Context: an optimization exercise on an open-source flow, tuned for small area. The choices shown serve that exercise and are no tape-out recipe. At most, simulation tests tie the RTL to the original design; equivalence was not proved. The series may have gaps, and a smaller design here may also do less where the tests do not look. For run 2, only the layout was checked, not whether the RTL still works. No activity file was given, so power comes from the tool's default toggle rates.

$ cat run.sh
#!/bin/bash
# synth_recipe.tcl (not shown) runs the flow's synth.tcl, then flattens the netlist and writes it again
# the make line also repeats each setting of config.mk as NAME=value (left out here)
make -C /OpenROAD-flow-scripts/flow DESIGN_CONFIG=/design/flow/config.mk WORK_HOME=/design/flow/orfs CLKGATE_MAP_FILE= SYNTH_SCRIPT=/design/flow/synth_recipe.tcl finish
$ cat config.mk
export PLATFORM = sky130hd
export DESIGN_NAME = spi_drv
export DESIGN_NICKNAME = spi_drv
export VERILOG_FILES = /design/flow/design.v
export SDC_FILE = /design/flow/constraint.sdc
export NUM_CORES = 4
export LEC_CHECK = 0
export CAP_MARGIN = 20
export CORE_MARGIN = 2
export CORE_UTILIZATION = 40
export SLEW_MARGIN = 20
$ cat constraint.sdc
create_clock -name core_clock -period 10.0 [get_ports {clk}]
set_input_delay 2.0000 -clock core_clock [delete_from_list [all_inputs] [get_ports {clk}]]
set_output_delay 2.0000 -clock core_clock [all_outputs]
set_load 0.01 [all_outputs]
$ cat design.v
module spi_drv #(
    parameter integer               CLK_DIVIDE  = 100,  
    parameter integer               SPI_MAXLEN  = 32    
) (
    input                           clk,
    input                           sresetn,         
    input                           start_cmd,      
    output                          spi_drv_rdy,    
    input  [$clog2(SPI_MAXLEN):0]   n_clks,         
    input  [SPI_MAXLEN-1:0]         tx_data,        
    output [SPI_MAXLEN-1:0]         rx_miso,        
    output                          SCLK,           
    output                          MOSI,           
    input                           MISO,           
    output                          SS_N            
);
    logic sclk_en;
    logic data_counter_up_flag;
    logic sclk_counter_up_flag;
    logic resetn_shift;
    logic load_tx;
    logic ss_n;
    logic ready;
    logic sclk_rising_edge;
    logic sclk_falling_edge;
    logic latch_rx;
    logic [$clog2(SPI_MAXLEN):0] data_counter_reg;
    logic [SPI_MAXLEN-1:0] write_shift_reg;
    logic [SPI_MAXLEN-1:0] read_shift_reg;
    logic sclk_reg;
    logic [7:0] sclk_counter_reg;
    logic [$clog2(SPI_MAXLEN):0] n_clks_reg;
    logic [SPI_MAXLEN-1:0]         rx_miso_reg;
    typedef enum {
        reset_state,
        idle_state,
        load_state,
        transaction_state,
        latch_state
    } state_type;
    state_type current_state, next_state;
    always_ff@(posedge clk) begin
        if (!sresetn)
            current_state <= reset_state;
        else 
            current_state <= next_state;
    end
    always_comb begin
        resetn_shift = 1;
        ss_n = 1;
        ready = 0;
        sclk_en = 0;
        load_tx = 0;
        latch_rx = 0;
        case(current_state)
        reset_state: begin
            resetn_shift = 0;
            if (!sresetn)
                next_state = reset_state;
            else
                next_state = idle_state;
        end
        idle_state: begin
            ready = 1;
            if (start_cmd) begin
                next_state = load_state;
            end
            else
                next_state = idle_state;
        end
        load_state: begin  
            load_tx = 1;
            next_state = transaction_state;
        end
        transaction_state: begin
            ss_n = 0;
            sclk_en = 1;
            if (data_counter_up_flag && !sclk_reg) 
                next_state = latch_state;
            else
                next_state = transaction_state;
        end
        latch_state: begin
            ss_n = 0;
            latch_rx = 1;
            resetn_shift = 0;
            next_state = idle_state;
        end
        default: next_state = reset_state;
        endcase
    end
    always_ff@(posedge clk) begin
        if (!sresetn || !sclk_en)
            sclk_reg <= 0;
        else if (sclk_en && sclk_counter_up_flag)
            sclk_reg <= ~sclk_reg;
    end
    always_ff@(posedge clk) begin
        if (!sresetn || sclk_counter_up_flag || !sclk_en)
            sclk_counter_reg <= 0;
        else if (sclk_en)
            sclk_counter_reg <= sclk_counter_reg + 1;
    end
    always_ff@(posedge clk) begin
        sclk_rising_edge <= 0;
        sclk_falling_edge <= 0;
        if (sclk_en && sclk_counter_up_flag) begin
            if (sclk_reg == 0)
                sclk_rising_edge <= 1;
            else
                sclk_falling_edge <= 1;
        end
    end
    assign sclk_counter_up_flag = (sclk_counter_reg == (CLK_DIVIDE>>1)-1);
    always_ff@(posedge clk) begin
        if (!resetn_shift)
            read_shift_reg <= 0;
        else if (sclk_rising_edge && !data_counter_up_flag)
            read_shift_reg <= {read_shift_reg[SPI_MAXLEN-1:0], MISO};
    end
    always_ff@(posedge clk) begin
        if (!resetn_shift)
            write_shift_reg <= 0;
        else if (load_tx)
            write_shift_reg <= tx_data << (SPI_MAXLEN - n_clks);
        else if (sclk_falling_edge && !data_counter_up_flag)
            write_shift_reg <= {write_shift_reg[SPI_MAXLEN-1:0], 1'b0};
    end
    always_ff@(posedge clk) begin
        if (!sresetn)
            rx_miso_reg <= 0;
        else if (latch_rx)
            rx_miso_reg <= read_shift_reg;
    end
    always_ff@(posedge clk) begin
        if (!sresetn)
            n_clks_reg <= 0;
        else if (load_tx)
            n_clks_reg <= n_clks;
    end
    always_ff@(posedge clk) begin
        if (!resetn_shift)
            data_counter_reg <= 0;
        else if (sclk_rising_edge && !data_counter_up_flag)
            data_counter_reg <= data_counter_reg + 1;
    end
    assign data_counter_up_flag = data_counter_reg == n_clks_reg;
    assign rx_miso = rx_miso_reg;
    assign SS_N = ss_n;
    assign spi_drv_rdy = ready;
    assign MOSI = write_shift_reg[SPI_MAXLEN-1];  
    assign SCLK = sclk_reg;
endmodule
Fig. 1: run 1, the metal 1 layer
Drawn at 4 px/um. Supply wires on this layer in gray. Cells faint in the background.
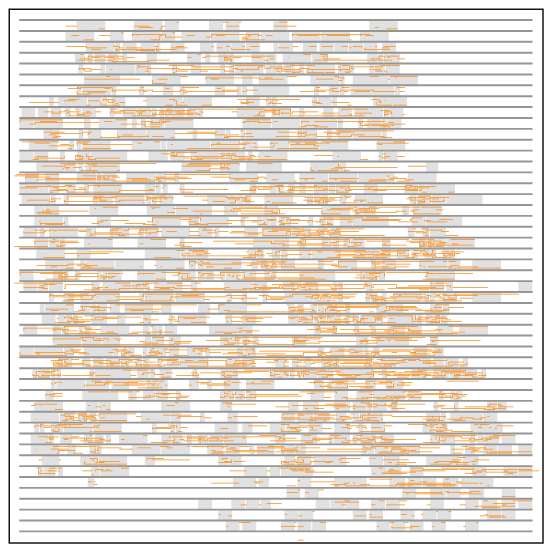
main direction: horizontal
nets with wire on the layer: 787
wire length on this layer: 7550 um
met1 Resource Use GR: 0.241
Vias: 5693
WL final: 17100 um

Fig. 2: run 1, met2 routing
Drawn at 3 px/um.
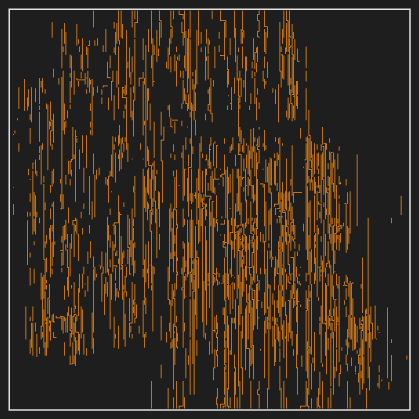
longest straight run: 50.7 um
wire length on this layer: 8430 um
nets with wire on the layer: 723
main direction: vertical
share of all routed wire: 49%
met2 global-route usage: 0.339

Fig. 3: run 1, met3 routing
Drawn at 3 px/um. Cells faint in the background.
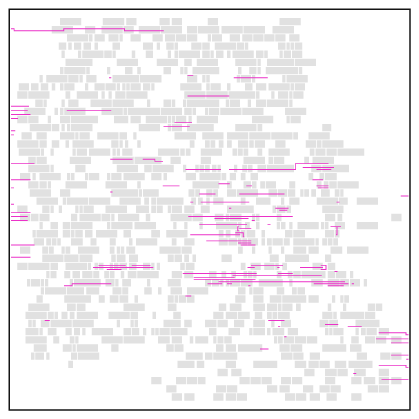
nets with wire on the layer: 64
share of all routed wire: 4.3%

Fig. 4: run 1, M4 wires
Drawn at 4 px/um. Supply wires on this layer in gray.
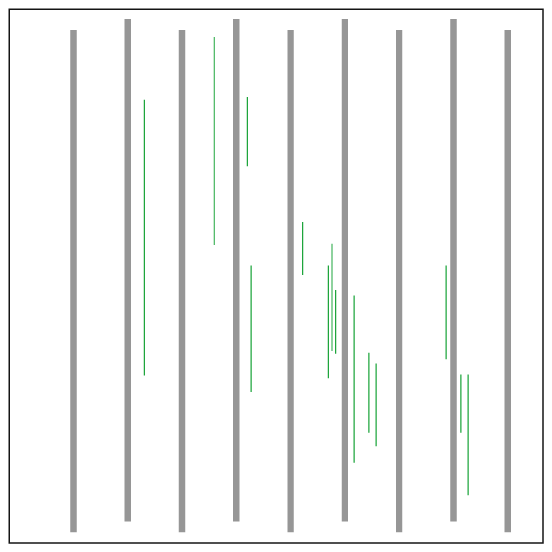
nets with wire on the layer: 12
share of all routed wire: 2.3%
wire length on this layer: 401 um

==> reports/qor.csv, run 1 <==
stage,metric,value,unit
run_status,status,finished clean,
worst_setup_path,Top delay family on crit path,buffers and inverters,
synth,Yosys top cell by area,dfxtp_1,
worst_setup_path,Crit path arrival time,6.15,ns
placement,dpl cell area,7520,sq um
clock_tree,hold buffers post-CTS,0,
placement,Placed Instances,1001,
placement,"worst slack, placed",3.81,ns
global_routing,busiest grt layer,met2,
synth,yosys warns,1,
clock_tree,clk slew on worst S/H paths,0.05,ns
power,Sw Share,0.262,
placement,dpl hpwl,11700,um
synth,Synth area leaders,"dfxtp_1 (37%), mux2i_1 (12%), nand2_1 (6.0%)",
global_routing,number of global-route vias before repair,5708,
sta,final worst setup slack,4.15,ns
final_layout,register area,2440,sq um
final_layout,bufs w/o clock,88,
worst_setup_path,most used cell along the critical path,buf_4,
synth,synthesized instance count,754,
sta,RSZ-0062 raised after global routing,no,
clock_tree,clk buf depth,2,
drt,Post-DRT Antenna Nets,0,
drt,DR pass1 iterations,5,
worst_setup_path,Reg2Reg Launch Point,data_counter_reg[0]$_SDFFE_PP0P_,
worst_setup_path,reg2reg path depth,7,
final_layout,fraction of area in registers,0.299,
synth,adder-cell area share of the yosys netlist,0.00751,
floorplanning,Well Taps,220,
worst_setup_path,slowest cell delay on critical path,0.73,ns
final_layout,Final clock-cell share,0.0767,
hold_path,cell depth of the worst hold path,2,
hold_path,end of the worst hold path,rx_miso_reg[9]$_SDFFE_PN0N_,
worst_setup_path,crit path from,n_clks[0],
clock_tree,CTS tree,done,
global_routing,antenna violations before repair,0,
clock_tree,Sink Count,122,
worst_setup_path,Setup crit end,write_shift_reg[16]$_SDFFE_PP0P_,
final_layout,Area-dominant class,multi-input combinational cells,
final_layout,Non-clk invs,8,
synth,Synth cell types,69,
sta,Fin Hold WS,0.462,ns
synth,largest family of logic cells by synthesized area,multiplexers,
synth,Synth top area share,0.367,
synth,post-synthesis compound-gate area fraction,0.183,
clock_tree,Root Driver,clkbuf_16,
floorplanning,Core Area,16400,sq um
drt,Initial DRC Count,307,
final_layout,area taken by multi-input logic gates,3930,sq um
power,Pint,1.00,mW
worst_setup_path,"Slowest-stage cell, CP",clkinv_1,
global_routing,first-pass GRT wire length,28400,um
sta,Sum Neg Setup Slack,0,ns
power,Power Total,1.36,mW
power,Max VDD drop,0.000115,V
power,Comb power,0.213,mW
power,leakage,3.34,nW
sta,Max Slew Vio Count,0,
synth,most numerous cell in the Yosys netlist,dfxtp_1,
power,Comb pwr share,0.157,
==> run 2: changes to the inputs <==
==> design.v (replaced) <==
module spi_drv #(
    parameter integer               CLK_DIVIDE  = 100,  
    parameter integer               SPI_MAXLEN  = 32    
) (
    input                           clk,
    input                           sresetn,         
    input                           start_cmd,      
    output                          spi_drv_rdy,    
    input  [$clog2(SPI_MAXLEN):0]   n_clks,         
    input  [SPI_MAXLEN-1:0]         tx_data,        
    output [SPI_MAXLEN-1:0]         rx_miso,        
    output                          SCLK,           
    output                          MOSI,           
    input                           MISO,           
    output                          SS_N            
);
    logic       st_x, st_y;
    logic       pre_pend;            
    logic [5:0] hcnt;                
    logic       sclk_reg;
    logic [5:0] bcnt;                
    logic [32:0] sr;
    wire idle    =  st_x & ~st_y;
    wire load    =  st_x &  st_y;
    wire active  = ~st_x &  st_y;
    wire half    = hcnt[5] & hcnt[4] & hcnt[0];          
    wire fall    = active & sclk_reg & half;
    wire done    = active & ~bcnt[5] & hcnt[0];          
    wire align   = active & pre_pend & ~hcnt[5] & (hcnt[4:0] <= bcnt[4:0]);
    wire [31:0] tx_rot = {tx_data[30:0], tx_data[31]};   
    always_ff @(posedge clk) begin
        st_x <= sresetn & (~st_y | (~st_x & done));
        st_y <= sresetn & ((st_x & (st_y | start_cmd)) | (active & ~done));
    end
    always_ff @(posedge clk) begin
        pre_pend <= load | (pre_pend & ~half);
        hcnt     <= (active & ~half) ? hcnt + 6'd1 : 6'd0;
        sclk_reg <= sresetn & active & (sclk_reg ^ half);
    end
    always_ff @(posedge clk) begin
        if (load)
            bcnt <= -n_clks;
        else if (fall)
            bcnt <= bcnt + 6'd1;
    end
    always_ff @(posedge clk) begin
        if (load)
            sr[32] <= tx_rot[n_clks[4:0]];
        else if (fall)
            sr[32] <= sr[31];
    end
    wire        ld = sresetn & load;
    wire        sh = sresetn & (align | fall);
    wire        hd = sresetn & ~load & ~align & ~fall;
    wire [31:0] sr_in = {sr[30:0], fall & MISO};
    always_ff @(posedge clk)
        sr[31:0] <= ({32{ld}} & tx_data) | ({32{sh}} & sr_in) | ({32{hd}} & sr[31:0]);
    assign spi_drv_rdy = idle;
    assign SS_N        = ~active;
    assign SCLK        = sclk_reg;
    assign MOSI        = sr[32];
    assign rx_miso     = sr[31:0];
endmodule
==> flow/run.sh (new file) <==
#!/bin/bash
# Standard ORFS layout, with the port buffers made of the smallest buffer cell
# (buf_1) instead of the one buffer_ports picks by default.
set -euo pipefail
bash standard.sh BUFFER_PORTS_ARGS="-buffer_cell sky130_fd_sc_hd__buf_1" finish > orfs_make.log 2>&1
==> standard.sh (new file) <==
#!/bin/bash
# synth_recipe.tcl (not shown) runs the flow's synth.tcl, then flattens the netlist and writes it again
# the make line also repeats each setting of config.mk as NAME=value (left out here)
make -C /OpenROAD-flow-scripts/flow DESIGN_CONFIG=/design/flow/config.mk WORK_HOME=/design/flow/orfs CLKGATE_MAP_FILE= SYNTH_SCRIPT=/design/flow/synth_recipe.tcl "${@:-finish}"
--- a/config.mk
+++ b/config.mk
@@ -7,5 +7,5 @@
 export LEC_CHECK = 0
 export CAP_MARGIN = 20
 export CORE_MARGIN = 2
-export CORE_UTILIZATION = 40
+export CORE_UTILIZATION = 70
 export SLEW_MARGIN = 20
removed: run.sh
Fig. 5: run 2, the metal 1 layer
Drawn at 8 px/um. Supply wires on this layer in gray. Cells faint in the background.
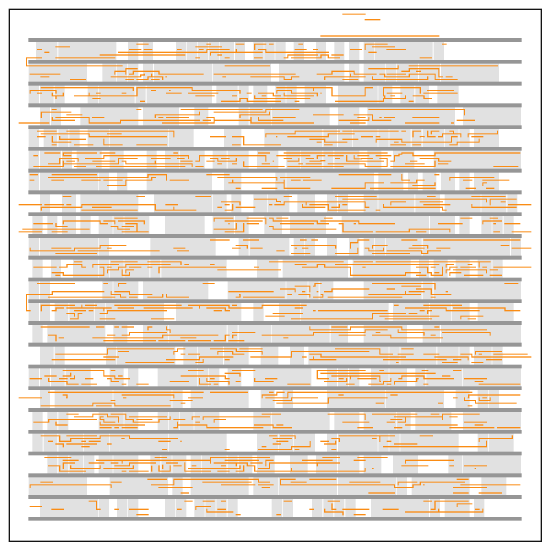
share of all routed wire: 42%
main direction: horizontal
wire length on this layer: 2720 um
nets with wire on the layer: 354

Fig. 6: run 2, top view of the die
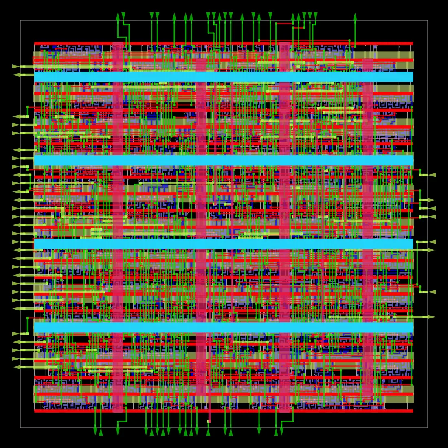
DIE AREA: 4400 sq um
WL final: 6550 um

Fig. 7: run 2, M4 wires
Drawn at 10 px/um. Supply wires on this layer in gray.
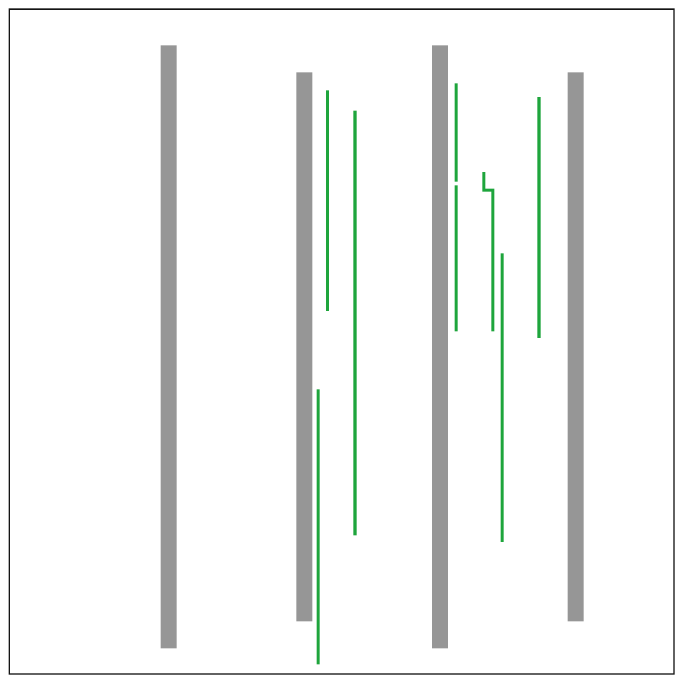
main direction: vertical
wire length on this layer: 184 um
nets with wire on the layer: 8
longest straight run: 42.2 um
Vias: 2475

Fig. 8: run 2, met3 routing
Drawn at 6 px/um. Cells faint in the background.
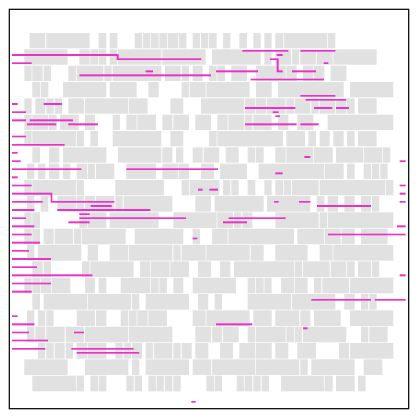
longest straight run: 21.6 um
share of all routed wire: 6.4%
nets with wire on the layer: 68
wire length on this layer: 419 um

==> reports/qor.csv, run 2 <==
stage,metric,value,unit,change
placement,"worst slack, placed",6.04,ns,was 3.81 ns
synth,Synth top area share,0.309,,was 0.367
synth,Synth area leaders,"dfxtp_1 (31%), edfxtp_1 (7.7%), mux4_2 (6.6%)",,"was dfxtp_1 (37%), mux2i_1 (12%), nand2_1 (6.0%)"
synth,most numerous cell in the Yosys netlist,nand2_1,,was dfxtp_1
hold_path,cell depth of the worst hold path,2,,unchanged
power,Pint,0.283,mW,was 1.00 mW
final_layout,Final clock-cell share,0.0288,,was 0.0767
clock_tree,hold buffers post-CTS,0,,unchanged
worst_setup_path,Crit path arrival time,3.87,ns,was 6.15 ns
run_status,status,finished clean,,unchanged
worst_setup_path,Setup crit end,sr[21]$_DFF_P_,,was write_shift_reg[16]$_SDFFE_PP0P_
placement,dpl cell area,2920,sq um,was 7520 sq um
sta,Fin Hold WS,0.476,ns,was 0.462 ns
synth,synthesized instance count,283,,was 754
placement,Placed Instances,388,,was 1001
power,Sw Share,0.295,,was 0.262
worst_setup_path,Reg2Reg Launch Point,bcnt[3]$_DFFE_PP_,,was data_counter_reg[0]$_SDFFE_PP0P_
worst_setup_path,crit path from,sresetn,,was n_clks[0]
clock_tree,Sink Count,49,,was 122
power,Comb pwr share,0.169,,was 0.157
synth,Synth cell types,43,,was 69
power,Comb power,0.0677,mW,was 0.213 mW
sta,Sum Neg Setup Slack,0,ns,unchanged
clock_tree,clk slew on worst S/H paths,0.09,ns,was 0.05 ns
global_routing,busiest grt layer,met2,,unchanged
drt,Post-DRT Antenna Nets,0,,unchanged
drt,DR pass1 iterations,5,,unchanged
==> run 3: changes to the inputs <==
--- a/design.v
+++ b/design.v
@@ -49,12 +49,16 @@
         else if (fall)
             sr[32] <= sr[31];
     end
-    wire        ld = sresetn & load;
-    wire        sh = sresetn & (align | fall);
-    wire        hd = sresetn & ~load & ~align & ~fall;
-    wire [31:0] sr_in = {sr[30:0], fall & MISO};
-    always_ff @(posedge clk)
-        sr[31:0] <= ({32{ld}} & tx_data) | ({32{sh}} & sr_in) | ({32{hd}} & sr[31:0]);
+    always_ff @(posedge clk) begin
+        if (!sresetn)
+            sr[31:0] <= 32'd0;
+        else if (load)
+            sr[31:0] <= tx_data;
+        else if (align)
+            sr[31:0] <= {sr[30:0], 1'b0};
+        else if (fall)
+            sr[31:0] <= {sr[30:0], MISO};
+    end
     assign spi_drv_rdy = idle;
     assign SS_N        = ~active;
     assign SCLK        = sclk_reg;
==> run.sh (new file) <==
#!/bin/bash
# synth_recipe.tcl (not shown) runs the flow's synth.tcl, then flattens the netlist and writes it again
# the make line also repeats each setting of config.mk as NAME=value (left out here)
make -C /OpenROAD-flow-scripts/flow DESIGN_CONFIG=/design/flow/config.mk WORK_HOME=/design/flow/orfs CLKGATE_MAP_FILE= SYNTH_SCRIPT=/design/flow/synth_recipe.tcl finish
--- a/config.mk
+++ b/config.mk
@@ -7,5 +7,5 @@
 export LEC_CHECK = 0
 export CAP_MARGIN = 20
 export CORE_MARGIN = 2
-export CORE_UTILIZATION = 70
+export CORE_UTILIZATION = 40
 export SLEW_MARGIN = 20
removed: flow/run.sh
removed: standard.sh
Fig. 9: run 3, met2 routing
Drawn at 4 px/um.
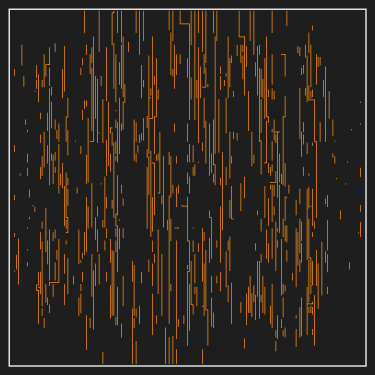
share of all routed wire: 45%
nets with wire on the layer: 350
longest straight run: 32.0 um
main direction: vertical

Fig. 10: run 3, routed metal, one color a layer
Drawn at 6 px/um. Two of the layers only.
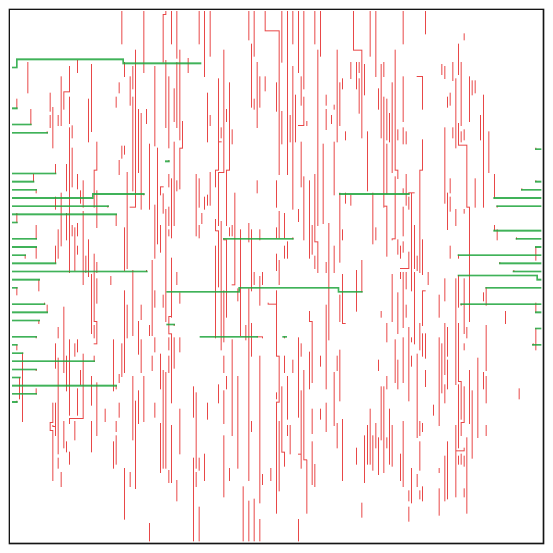
legend:
  M3:
    color: green
    wire_length: 384 um
  M2:
    color: red
    wire_length: 3080 um

Fig. 11: run 3, met3 routing
Drawn at 4 px/um. Cells faint in the background.
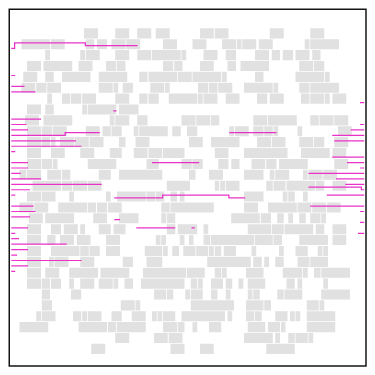
longest straight run: 22.3 um
share of all routed wire: 5.6%
main direction: horizontal
wire length on this layer: 384 um
nets with wire on the layer: 50
GRT met3 Usage: 0.0485
Vias: 2416
WL final: 6870 um

Fig. 12: run 3, top view of the die
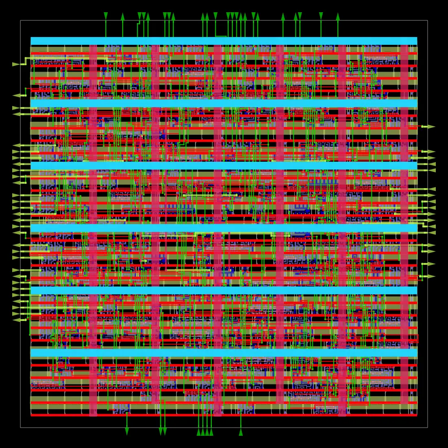
Die Width: 88.8 um
non-filler cells, final: 481

==> reports/qor.csv, run 3 <==
stage,metric,value,unit,change
global_routing,first-pass GRT wire length,11200,um,was 10500 um
drt,Post-DRT Antenna Nets,0,,unchanged
worst_setup_path,crit path from,n_clks[0],,was sresetn
run_status,status,finished clean,,unchanged
placement,"worst slack, placed",5.52,ns,was 6.04 ns
synth,Synth top area share,0.292,,was 0.309
worst_setup_path,Setup crit end,sr[32]$_DFFE_PP_,,was sr[21]$_DFF_P_
global_routing,met1 Resource Use GR,0.245,,was 0.426
power,Pint,0.344,mW,was 0.283 mW
placement,dpl hpwl,4840,um,was 4800 um
sta,final worst setup slack,5.80,ns,was 6.38 ns
synth,yosys warns,1,,unchanged
worst_setup_path,reg2reg path depth,8,,unchanged
global_routing,GR Overflow Total,0,,unchanged
worst_setup_path,"Slowest-stage cell, CP",clkdlybuf4s50_1,,was and3_1
synth,Synth cell types,36,,was 43
synth,adder-cell area share of the yosys netlist,0.0348,,was 0.0368
power,Comb pwr share,0.172,,was 0.169
final_layout,register area,1050,sq um,unchanged
synth,Yosys top cell by area,dfxtp_1,,unchanged
sta,Fin Hold WS,0.445,ns,was 0.476 ns
global_routing,met2 global-route usage,0.283,,was 0.508
final_layout,Non-clk invs,11,,was 9
worst_setup_path,Top delay family on crit path,buffers and inverters,,was simple AND/OR/NAND/NOR gates
final_layout,Final clock-cell share,0.0352,,was 0.0288
clock_tree,CTS tree,done,,unchanged
worst_setup_path,Crit path arrival time,4.33,ns,was 3.87 ns
worst_setup_path,Reg2Reg Launch Point,bcnt[3]$_DFFE_PP_,,unchanged
power,Max VDD drop,0.0000606,V,was 0.0000954 V
synth,Synth area leaders,"dfxtp_1 (29%), mux2i_1 (16%), o211ai_1 (8.1%)",,"was dfxtp_1 (31%), edfxtp_1 (7.7%), mux4_2 (6.6%)"
global_routing,antenna violations before repair,0,,unchanged
final_layout,area taken by multi-input logic gates,1680,sq um,was 1470 sq um
drt,Initial DRC Count,52,,was 193
final_layout,bufs w/o clock,79,,was 78
floorplanning,Core Area,6870,sq um,was 3690 sq um
clock_tree,clk slew on worst S/H paths,0.10,ns,was 0.09 ns
synth,synthesized instance count,318,,was 283
clock_tree,Root Driver,clkbuf_8,,unchanged
placement,Final GP Congestion,0.741,,was 0.832
power,Sw Share,0.246,,was 0.295
synth,post-synthesis compound-gate area fraction,0.148,,was 0.234
synth,largest family of logic cells by synthesized area,simple AND/OR/NAND/NOR gates,,was compound AO/OA/AOI/OAI gates
sta,Max Slew Vio Count,0,,unchanged
hold_path,end of the worst hold path,pre_pend$_DFF_P_,,was sr[12]$_DFF_P_
final_layout,fraction of area in registers,0.276,,was 0.350
clock_tree,clk buf depth,2,,unchanged
final_layout,Area-dominant class,multi-input combinational cells,,unchanged
sta,Sum Neg Setup Slack,0,ns,unchanged
power,Comb power,0.0785,mW,was 0.0677 mW
final_layout,"most common cell after layout, fill and taps aside",clkdlybuf4s50_1,,was buf_1
global_routing,number of global-route vias before repair,2312,,was 2217
==> run 4: changes to the inputs <==
==> design.v (replaced) <==
module spi_drv_sr (
    input               clk,
    input               ld,
    input               sh,
    input               hd,
    input        [31:0] din,
    input               sin,
    output logic [31:0] q
);
    wire [31:0] shifted = {q[30:0], sin};
    always_ff @(posedge clk)
        q <= ({32{ld}} & din) | ({32{sh}} & shifted) | ({32{hd}} & q);
endmodule
module spi_drv_mux4 (
    input  [3:0] d,
    input  [1:0] s,
    output       y
);
    assign y = d[s];
endmodule
module spi_drv_first (
    input  [31:0] tx_data,
    input  [4:0]  n,
    output        bit_o
);
    wire [31:0] tx_rot = {tx_data[30:0], tx_data[31]};   
    wire [7:0]  l1;
    wire [1:0]  l2;
    genvar i;
    generate
        for (i = 0; i < 8; i = i + 1) begin : g_l1
            spi_drv_mux4 u_m (.d(tx_rot[4*i+3:4*i]), .s(n[1:0]), .y(l1[i]));
        end
        for (i = 0; i < 2; i = i + 1) begin : g_l2
            spi_drv_mux4 u_m (.d(l1[4*i+3:4*i]), .s(n[3:2]), .y(l2[i]));
        end
    endgenerate
    assign bit_o = n[4] ? l2[1] : l2[0];
endmodule
module spi_drv #(
    parameter integer               CLK_DIVIDE  = 100,  
    parameter integer               SPI_MAXLEN  = 32    
) (
    input                           clk,
    input                           sresetn,         
    input                           start_cmd,      
    output                          spi_drv_rdy,    
    input  [$clog2(SPI_MAXLEN):0]   n_clks,         
    input  [SPI_MAXLEN-1:0]         tx_data,        
    output [SPI_MAXLEN-1:0]         rx_miso,        
    output                          SCLK,           
    output                          MOSI,           
    input                           MISO,           
    output                          SS_N            
);
    logic       st_x, st_y;
    logic       pre_pend;            
    logic [5:0] hcnt;                
    logic       sclk_reg;
    logic [5:0] bcnt;                
    logic       mosi_reg;
    logic [31:0] sr;
    logic       first_bit;
    wire idle    =  st_x & ~st_y;
    wire load    =  st_x &  st_y;
    wire active  = ~st_x &  st_y;
    wire [5:0] hinc = hcnt + 6'd1;
    wire half    = hcnt[5] & hcnt[4] & hcnt[0];          
    wire fall    = active & sclk_reg & half;
    wire done    = active & (bcnt == 6'd0) & hcnt[0];    
    wire align   = active & pre_pend & (hinc >= bcnt);
    always_ff @(posedge clk) begin
        st_x <= sresetn & (~st_y | (~st_x & done));
        st_y <= sresetn & ((st_x & (st_y | start_cmd)) | (active & ~done));
    end
    always_ff @(posedge clk) begin
        pre_pend <= load | (pre_pend & ~hinc[5]);
        hcnt     <= (active & ~half) ? hinc : 6'd0;
        sclk_reg <= sresetn & active & (sclk_reg ^ half);
    end
    always_ff @(posedge clk) begin
        if (load)
            bcnt <= n_clks;
        else if (fall)
            bcnt <= bcnt - 6'd1;
    end
    spi_drv_first u_first (.tx_data(tx_data), .n(n_clks[4:0]), .bit_o(first_bit));
    always_ff @(posedge clk) begin
        if (load)
            mosi_reg <= first_bit;
        else if (fall)
            mosi_reg <= sr[31];
    end
    wire sr_ld = sresetn & load;
    wire sr_sh = sresetn & (align | fall);
    wire sr_hd = sresetn & ~load & ~align & ~fall;
    spi_drv_sr u_sr (
        .clk(clk), .ld(sr_ld), .sh(sr_sh), .hd(sr_hd),
        .din(tx_data), .sin(fall & MISO), .q(sr)
    );
    assign spi_drv_rdy = idle;
    assign SS_N        = ~active;
    assign SCLK        = sclk_reg;
    assign MOSI        = mosi_reg;
    assign rx_miso     = sr;
endmodule
==> flow/run.sh (new file) <==
#!/bin/bash
# Standard ORFS layout (standard.sh), with two changes:
#  - port buffers made of the smallest buffer cell (buf_1) instead of buffer_ports' default;
#  - clock tree built from clkbuf_8 only, without dummy loads.
set -euo pipefail
bash standard.sh \
  "BUFFER_PORTS_ARGS=-buffer_cell sky130_fd_sc_hd__buf_1" \
  "CTS_ARGS=-sink_clustering_enable -repair_clock_nets -dont_use_dummy_load -buf_list sky130_fd_sc_hd__clkbuf_8" \
  finish > orfs_make.log 2>&1
==> standard.sh (new file) <==
#!/bin/bash
# synth_recipe.tcl (not shown) runs the flow's synth.tcl, then flattens the netlist and writes it again
# the make line also repeats each setting of config.mk as NAME=value (left out here)
make -C /OpenROAD-flow-scripts/flow DESIGN_CONFIG=/design/flow/config.mk WORK_HOME=/design/flow/orfs CLKGATE_MAP_FILE= SYNTH_SCRIPT=/design/flow/synth_recipe.tcl "${@:-finish}"
--- a/config.mk
+++ b/config.mk
@@ -7,5 +7,6 @@
 export LEC_CHECK = 0
 export CAP_MARGIN = 20
 export CORE_MARGIN = 2
-export CORE_UTILIZATION = 40
+export CORE_UTILIZATION = 70
 export SLEW_MARGIN = 20
+export SYNTH_HIERARCHICAL = 1
removed: run.sh
Fig. 13: run 4, top view of the die
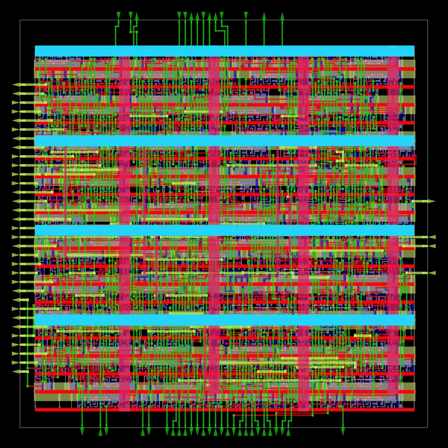
non-filler cells, final: 333
Final Core Density: 0.862
Finished Cell Area: 2700 sq um
Die Y: 61.8 um

Fig. 14: run 4, met3 routing
Drawn at 6 px/um. Cells faint in the background.
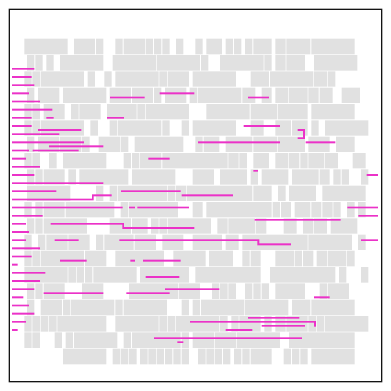
share of all routed wire: 7.8%
main direction: horizontal
nets with wire on the layer: 63
wire length on this layer: 451 um
longest straight run: 24.4 um

Fig. 15: run 4, met2 routing
Drawn at 6 px/um.
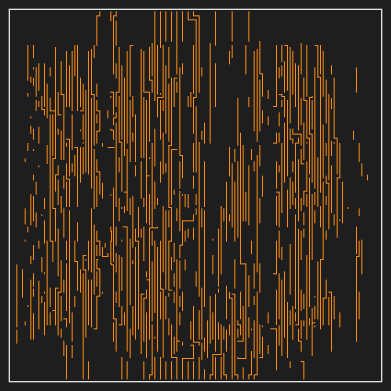
wire length on this layer: 2950 um
longest straight run: 25.7 um
share of all routed wire: 51%
main direction: vertical
Vias: 2082
WL final: 5790 um

Fig. 16: run 4, the metal 1 layer
Drawn at 10 px/um. Supply wires on this layer in gray. Cells faint in the background.
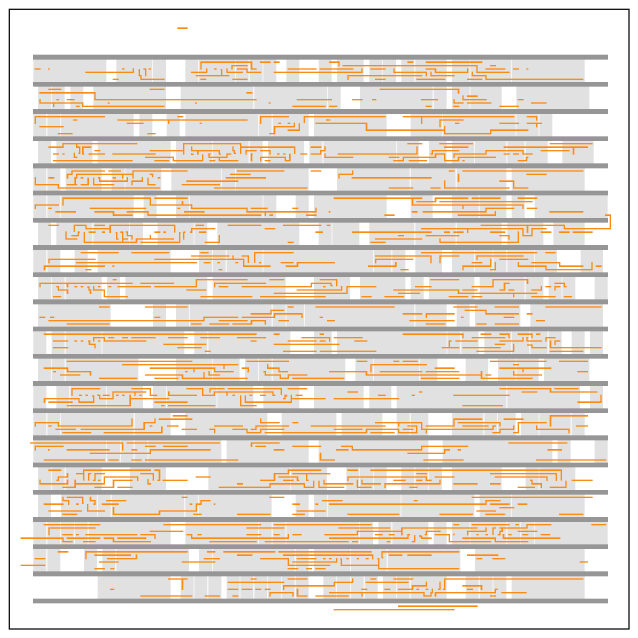
nets with wire on the layer: 294
longest straight run: 21.2 um
main direction: horizontal
share of all routed wire: 40%
met1 Resource Use GR: 0.409

==> reports/qor.csv, run 4 <==
stage,metric,value,unit,change
floorplanning,DIE AREA,3820,sq um,was 7890 sq um
synth,Synth cell types,36,,unchanged
placement,Placed Instances,328,,was 473
power,Max VDD drop,0.000117,V,was 0.0000606 V
clock_tree,Root Driver,clkbuf_8,,unchanged
run_status,status,finished clean,,unchanged
clock_tree,CTS tree,done,,unchanged
synth,Yosys top cell by area,dfxtp_1,,unchanged
floorplanning,Die Width,61.8,um,was 88.8 um
floorplanning,Well Taps,44,,was 96
power,Comb power,0.0446,mW,was 0.0785 mW
sta,Fin Hold WS,0.501,ns,was 0.445 ns
final_layout,Final clock-cell share,0.0255,,was 0.0352
sta,Max Slew Vio Count,0,,unchanged
power,Power Total,0.360,mW,was 0.457 mW
synth,yosys warns,8,,was 1
final_layout,Non-clk invs,41,,was 11
global_routing,first-pass GRT wire length,8970,um,was 11200 um
global_routing,number of global-route vias before repair,2003,,was 2312
final_layout,Area-dominant class,multi-input combinational cells,,unchanged
global_routing,met2 global-route usage,0.537,,was 0.283
worst_setup_path,Reg2Reg Launch Point,hcnt[0]$_SDFF_PN0_,,was bcnt[3]$_DFFE_PP_
global_routing,GR Overflow Total,0,,unchanged
drt,DR pass1 iterations,6,,was 4
power,Pint,0.272,mW,was 0.344 mW
worst_setup_path,"Slowest-stage cell, CP",mux4_2,,was clkdlybuf4s50_1
global_routing,GRT met3 Usage,0.110,,was 0.0485
placement,dpl cell area,2630,sq um,was 3670 sq um
worst_setup_path,Setup crit end,mosi_reg$_DFFE_PP_,,was sr[32]$_DFFE_PP_
global_routing,busiest grt layer,met2,,unchanged
worst_setup_path,reg2reg path depth,11,,was 8
synth,largest family of logic cells by synthesized area,compound AO/OA/AOI/OAI gates,,was simple AND/OR/NAND/NOR gates
synth,adder-cell area share of the yosys netlist,0.0428,,was 0.0348
worst_setup_path,Top delay family on crit path,multiplexers,,was buffers and inverters
power,leakage,1.23,nW,was 1.64 nW
worst_setup_path,Crit path arrival time,4.09,ns,was 4.33 ns
final_layout,area taken by multi-input logic gates,1060,sq um,was 1680 sq um
placement,Final GP Congestion,0.795,,was 0.741
sta,final worst setup slack,5.97,ns,was 5.80 ns
floorplanning,Core Area,3130,sq um,was 6870 sq um
power,Comb pwr share,0.124,,was 0.172
synth,Synth top area share,0.359,,was 0.292
global_routing,antenna violations before repair,0,,unchanged
final_layout,register area,1050,sq um,unchanged
==> run 5: changes to the inputs <==
--- a/design.v
+++ b/design.v
@@ -1,15 +1,31 @@
+module spi_drv_bit (
+    input        clk,
+    input        ld,
+    input        sh,
+    input        hd,
+    input        d_ld,
+    input        d_sh,
+    output logic q
+);
+    always_ff @(posedge clk)
+        q <= (ld & d_ld) | (sh & d_sh) | (hd & q);
+endmodule
 module spi_drv_sr (
-    input               clk,
-    input               ld,
-    input               sh,
-    input               hd,
-    input        [31:0] din,
-    input               sin,
-    output logic [31:0] q
+    input         clk,
+    input         ld,
+    input         sh,
+    input         hd,
+    input  [31:0] din,
+    input         sin,
+    output [31:0] q
 );
     wire [31:0] shifted = {q[30:0], sin};
-    always_ff @(posedge clk)
-        q <= ({32{ld}} & din) | ({32{sh}} & shifted) | ({32{hd}} & q);
+    genvar i;
+    generate
+        for (i = 0; i < 32; i = i + 1) begin : g_bit
+            spi_drv_bit u_b (.clk(clk), .ld(ld), .sh(sh), .hd(hd), .d_ld(din[i]), .d_sh(shifted[i]), .q(q[i]));
+        end
+    endgenerate
 endmodule
 module spi_drv_mux4 (
     input  [3:0] d,
@@ -37,6 +53,14 @@
     endgenerate
     assign bit_o = n[4] ? l2[1] : l2[0];
 endmodule
+module spi_drv_ge_step (
+    input  a,
+    input  b,
+    input  ci,
+    output co
+);
+    assign co = (a & ~b) | (a & ci) | (~b & ci);
+endmodule
 module spi_drv #(
     parameter integer               CLK_DIVIDE  = 100,  
     parameter integer               SPI_MAXLEN  = 32    
@@ -57,18 +81,29 @@
     logic       pre_pend;            
     logic [5:0] hcnt;                
     logic       sclk_reg;
-    logic [5:0] bcnt;                
-    logic       mosi_reg;
-    logic [31:0] sr;
-    logic       first_bit;
+    wire  [5:0] bcnt;                
+    wire        mosi_reg;
+    wire [31:0] sr;
+    wire        first_bit;
     wire idle    =  st_x & ~st_y;
     wire load    =  st_x &  st_y;
     wire active  = ~st_x &  st_y;
-    wire [5:0] hinc = hcnt + 6'd1;
+    wire [5:0] hcy  = {hcnt[4:0] & hcy[4:0], 1'b1};
+    wire [5:0] hinc = hcnt ^ hcy;
+    wire [5:0] bbw  = {~bcnt[4:0] & bbw[4:0], 1'b1};
+    wire [5:0] bdec = bcnt ^ bbw;
+    wire [6:0] gec;
+    assign gec[0] = 1'b1;
+    genvar i;
+    generate
+        for (i = 0; i < 6; i = i + 1) begin : g_ge
+            spi_drv_ge_step u_s (.a(hinc[i]), .b(bcnt[i]), .ci(gec[i]), .co(gec[i+1]));
+        end
+    endgenerate
     wire half    = hcnt[5] & hcnt[4] & hcnt[0];          
     wire fall    = active & sclk_reg & half;
-    wire done    = active & (bcnt == 6'd0) & hcnt[0];    
-    wire align   = active & pre_pend & (hinc >= bcnt);
+    wire done    = active & ~(|bcnt) & hcnt[0];          
+    wire align   = active & pre_pend & gec[6];
     always_ff @(posedge clk) begin
         st_x <= sresetn & (~st_y | (~st_x & done));
         st_y <= sresetn & ((st_x & (st_y | start_cmd)) | (active & ~done));
@@ -78,19 +113,14 @@
         hcnt     <= (active & ~half) ? hinc : 6'd0;
         sclk_reg <= sresetn & active & (sclk_reg ^ half);
     end
-    always_ff @(posedge clk) begin
-        if (load)
-            bcnt <= n_clks;
-        else if (fall)
-            bcnt <= bcnt - 6'd1;
-    end
+    wire b_hd = ~load & ~fall;
+    generate
+        for (i = 0; i < 6; i = i + 1) begin : g_bcnt
+            spi_drv_bit u_b (.clk(clk), .ld(load), .sh(fall), .hd(b_hd), .d_ld(n_clks[i]), .d_sh(bdec[i]), .q(bcnt[i]));
+        end
+    endgenerate
     spi_drv_first u_first (.tx_data(tx_data), .n(n_clks[4:0]), .bit_o(first_bit));
-    always_ff @(posedge clk) begin
-        if (load)
-            mosi_reg <= first_bit;
-        else if (fall)
-            mosi_reg <= sr[31];
-    end
+    spi_drv_bit u_mosi (.clk(clk), .ld(load), .sh(fall), .hd(b_hd), .d_ld(first_bit), .d_sh(sr[31]), .q(mosi_reg));
     wire sr_ld = sresetn & load;
     wire sr_sh = sresetn & (align | fall);
     wire sr_hd = sresetn & ~load & ~align & ~fall;
Fig. 17: run 5, met3 routing
Drawn at 6 px/um. Cells faint in the background.
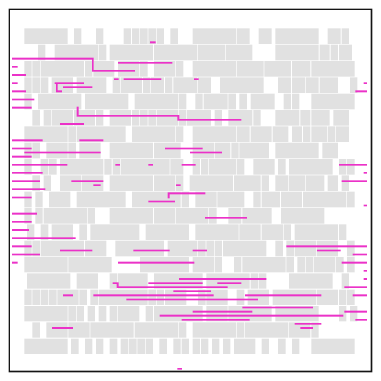
longest straight run: 30.4 um
nets with wire on the layer: 64
share of all routed wire: 8.7%
main direction: horizontal
Vias: 2062
WL final: 5310 um
GRT met3 Usage: 0.0779

Fig. 18: run 5, met2 routing
Drawn at 6 px/um.
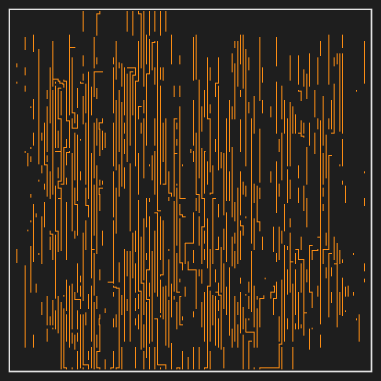
wire length on this layer: 2620 um
share of all routed wire: 49%
main direction: vertical
nets with wire on the layer: 298

Fig. 19: run 5, the metal 1 layer
Drawn at 10 px/um. Supply wires on this layer in gray. Cells faint in the background.
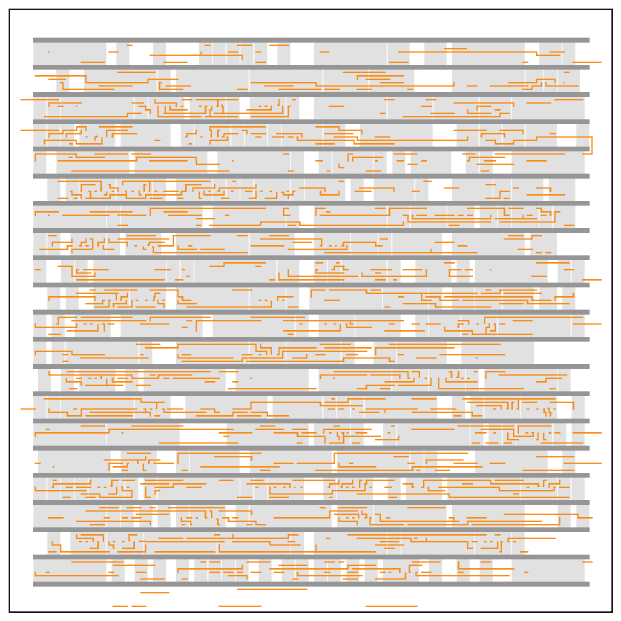
longest straight run: 15.6 um
share of all routed wire: 40%
wire length on this layer: 2100 um
main direction: horizontal
met1 Resource Use GR: 0.394

Fig. 20: run 5, routed metal, one color a layer
Drawn at 8 px/um. Two of the layers only.
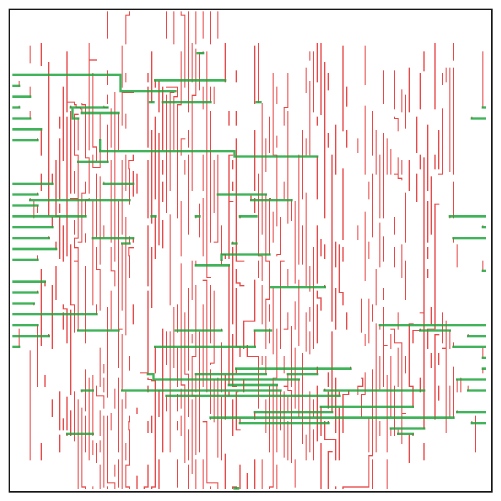
legend:
  M2:
    color: red
    wire_length: 2620 um
  M3:
    color: green
    wire_length: 462 um

==> reports/qor.csv, run 5 <==
stage,metric,value,unit,change
worst_setup_path,reg2reg path depth,13,,was 11
hold_path,cell depth of the worst hold path,1,,was 2
clock_tree,Root Driver,clkbuf_8,,unchanged
floorplanning,Die Y,60.1,um,was 61.8 um
drt,DR pass1 iterations,6,,unchanged
worst_setup_path,Reg2Reg Launch Point,hcnt[0]$_SDFF_PN0_,,unchanged
synth,adder-cell area share of the yosys netlist,0.0760,,was 0.0428
worst_setup_path,Setup crit end,u_mosi.q$_DFF_P_,,was mosi_reg$_DFFE_PP_
final_layout,area taken by multi-input logic gates,1020,sq um,was 1060 sq um
synth,largest family of logic cells by synthesized area,compound AO/OA/AOI/OAI gates,,unchanged
sta,RSZ-0062 raised after global routing,no,,unchanged
run_status,status,finished clean,,unchanged
global_routing,antenna violations before repair,0,,unchanged
final_layout,Finished Cell Area,2640,sq um,was 2700 sq um
worst_setup_path,Crit path arrival time,4.16,ns,was 4.09 ns
final_layout,Final Core Density,0.872,,was 0.862
global_routing,met2 global-route usage,0.505,,was 0.537
final_layout,Area-dominant class,multi-input combinational cells,,unchanged
global_routing,GR Overflow Total,0,,unchanged
floorplanning,Well Taps,44,,unchanged
final_layout,Non-clk invs,57,,was 41
synth,Synth top area share,0.445,,was 0.359
worst_setup_path,Top delay family on crit path,multiplexers,,unchanged
clock_tree,clk slew on worst S/H paths,0.09,ns,was 0.08 ns
sta,final worst setup slack,6.04,ns,was 5.97 ns
floorplanning,DIE AREA,3620,sq um,was 3820 sq um
placement,Final GP Congestion,0.854,,was 0.795
final_layout,Final clock-cell share,0.0261,,was 0.0255
drt,Post-DRT Antenna Nets,0,,unchanged
power,leakage,1.27,nW,was 1.23 nW
placement,dpl cell area,2570,sq um,was 2630 sq um
global_routing,number of global-route vias before repair,1812,,was 2003
sta,Sum Neg Setup Slack,0,ns,unchanged
final_layout,"most common cell after layout, fill and taps aside",buf_1,,unchanged
power,Comb pwr share,0.215,,was 0.124
final_layout,bufs w/o clock,79,,unchanged
worst_setup_path,crit path from,n_clks[0],,unchanged
sta,Max Slew Vio Count,0,,unchanged
placement,"worst slack, placed",5.69,ns,was 5.63 ns
global_routing,first-pass GRT wire length,8250,um,was 8970 um
synth,synthesized instance count,204,,was 216
placement,dpl hpwl,3860,um,was 4160 um
floorplanning,Die Width,60.1,um,was 61.8 um
power,Power Total,0.415,mW,was 0.360 mW
final_layout,fraction of area in registers,0.371,,was 0.390

==> port drivers added, routing unchanged <==
No port has a modelled driver above. Below, the same layouts with a new extraction and two added sets of constraints. Step 1: set_driving_cell puts a clkbuf_16 on clk and a buf_2 on each other input, an assumption about the parent block. Step 2 moves the port delays by t, midway between the first and last clock arrival at a register: inputs arrive t later, outputs are due t later. That takes back most of the time a late clock gives input paths. Slacks: ideal ports / drivers / drivers and shift; pairs: ideal ports / drivers.
run | shift t [ns] | setup slack, ns | slew at the worst register clock pin (ns) | worst slew at a driven data input, ns
run 1 | 0.450 | 4.150 / 4.162 / 3.712 | 0.06 / 0.06 | 0.03
run 2 | 0.331 | 6.376 / 6.383 / 6.052 | 0.10 / 0.10 | 0.05
run 3 | 0.333 | 5.801 / 5.806 / 5.474 | 0.10 / 0.10 | 0.04
run 4 | 0.322 | 5.966 / 5.963 / 5.642 | 0.08 / 0.08 | 0.04
run 5 | 0.322 | 6.040 / 6.035 / 5.713 | 0.09 / 0.09 | 0.05
After both steps setup and hold are still met in every run listed. The setup slack of run 1, which loses most, moves by +0.012 ns with the drivers and by -0.438 ns with both steps.
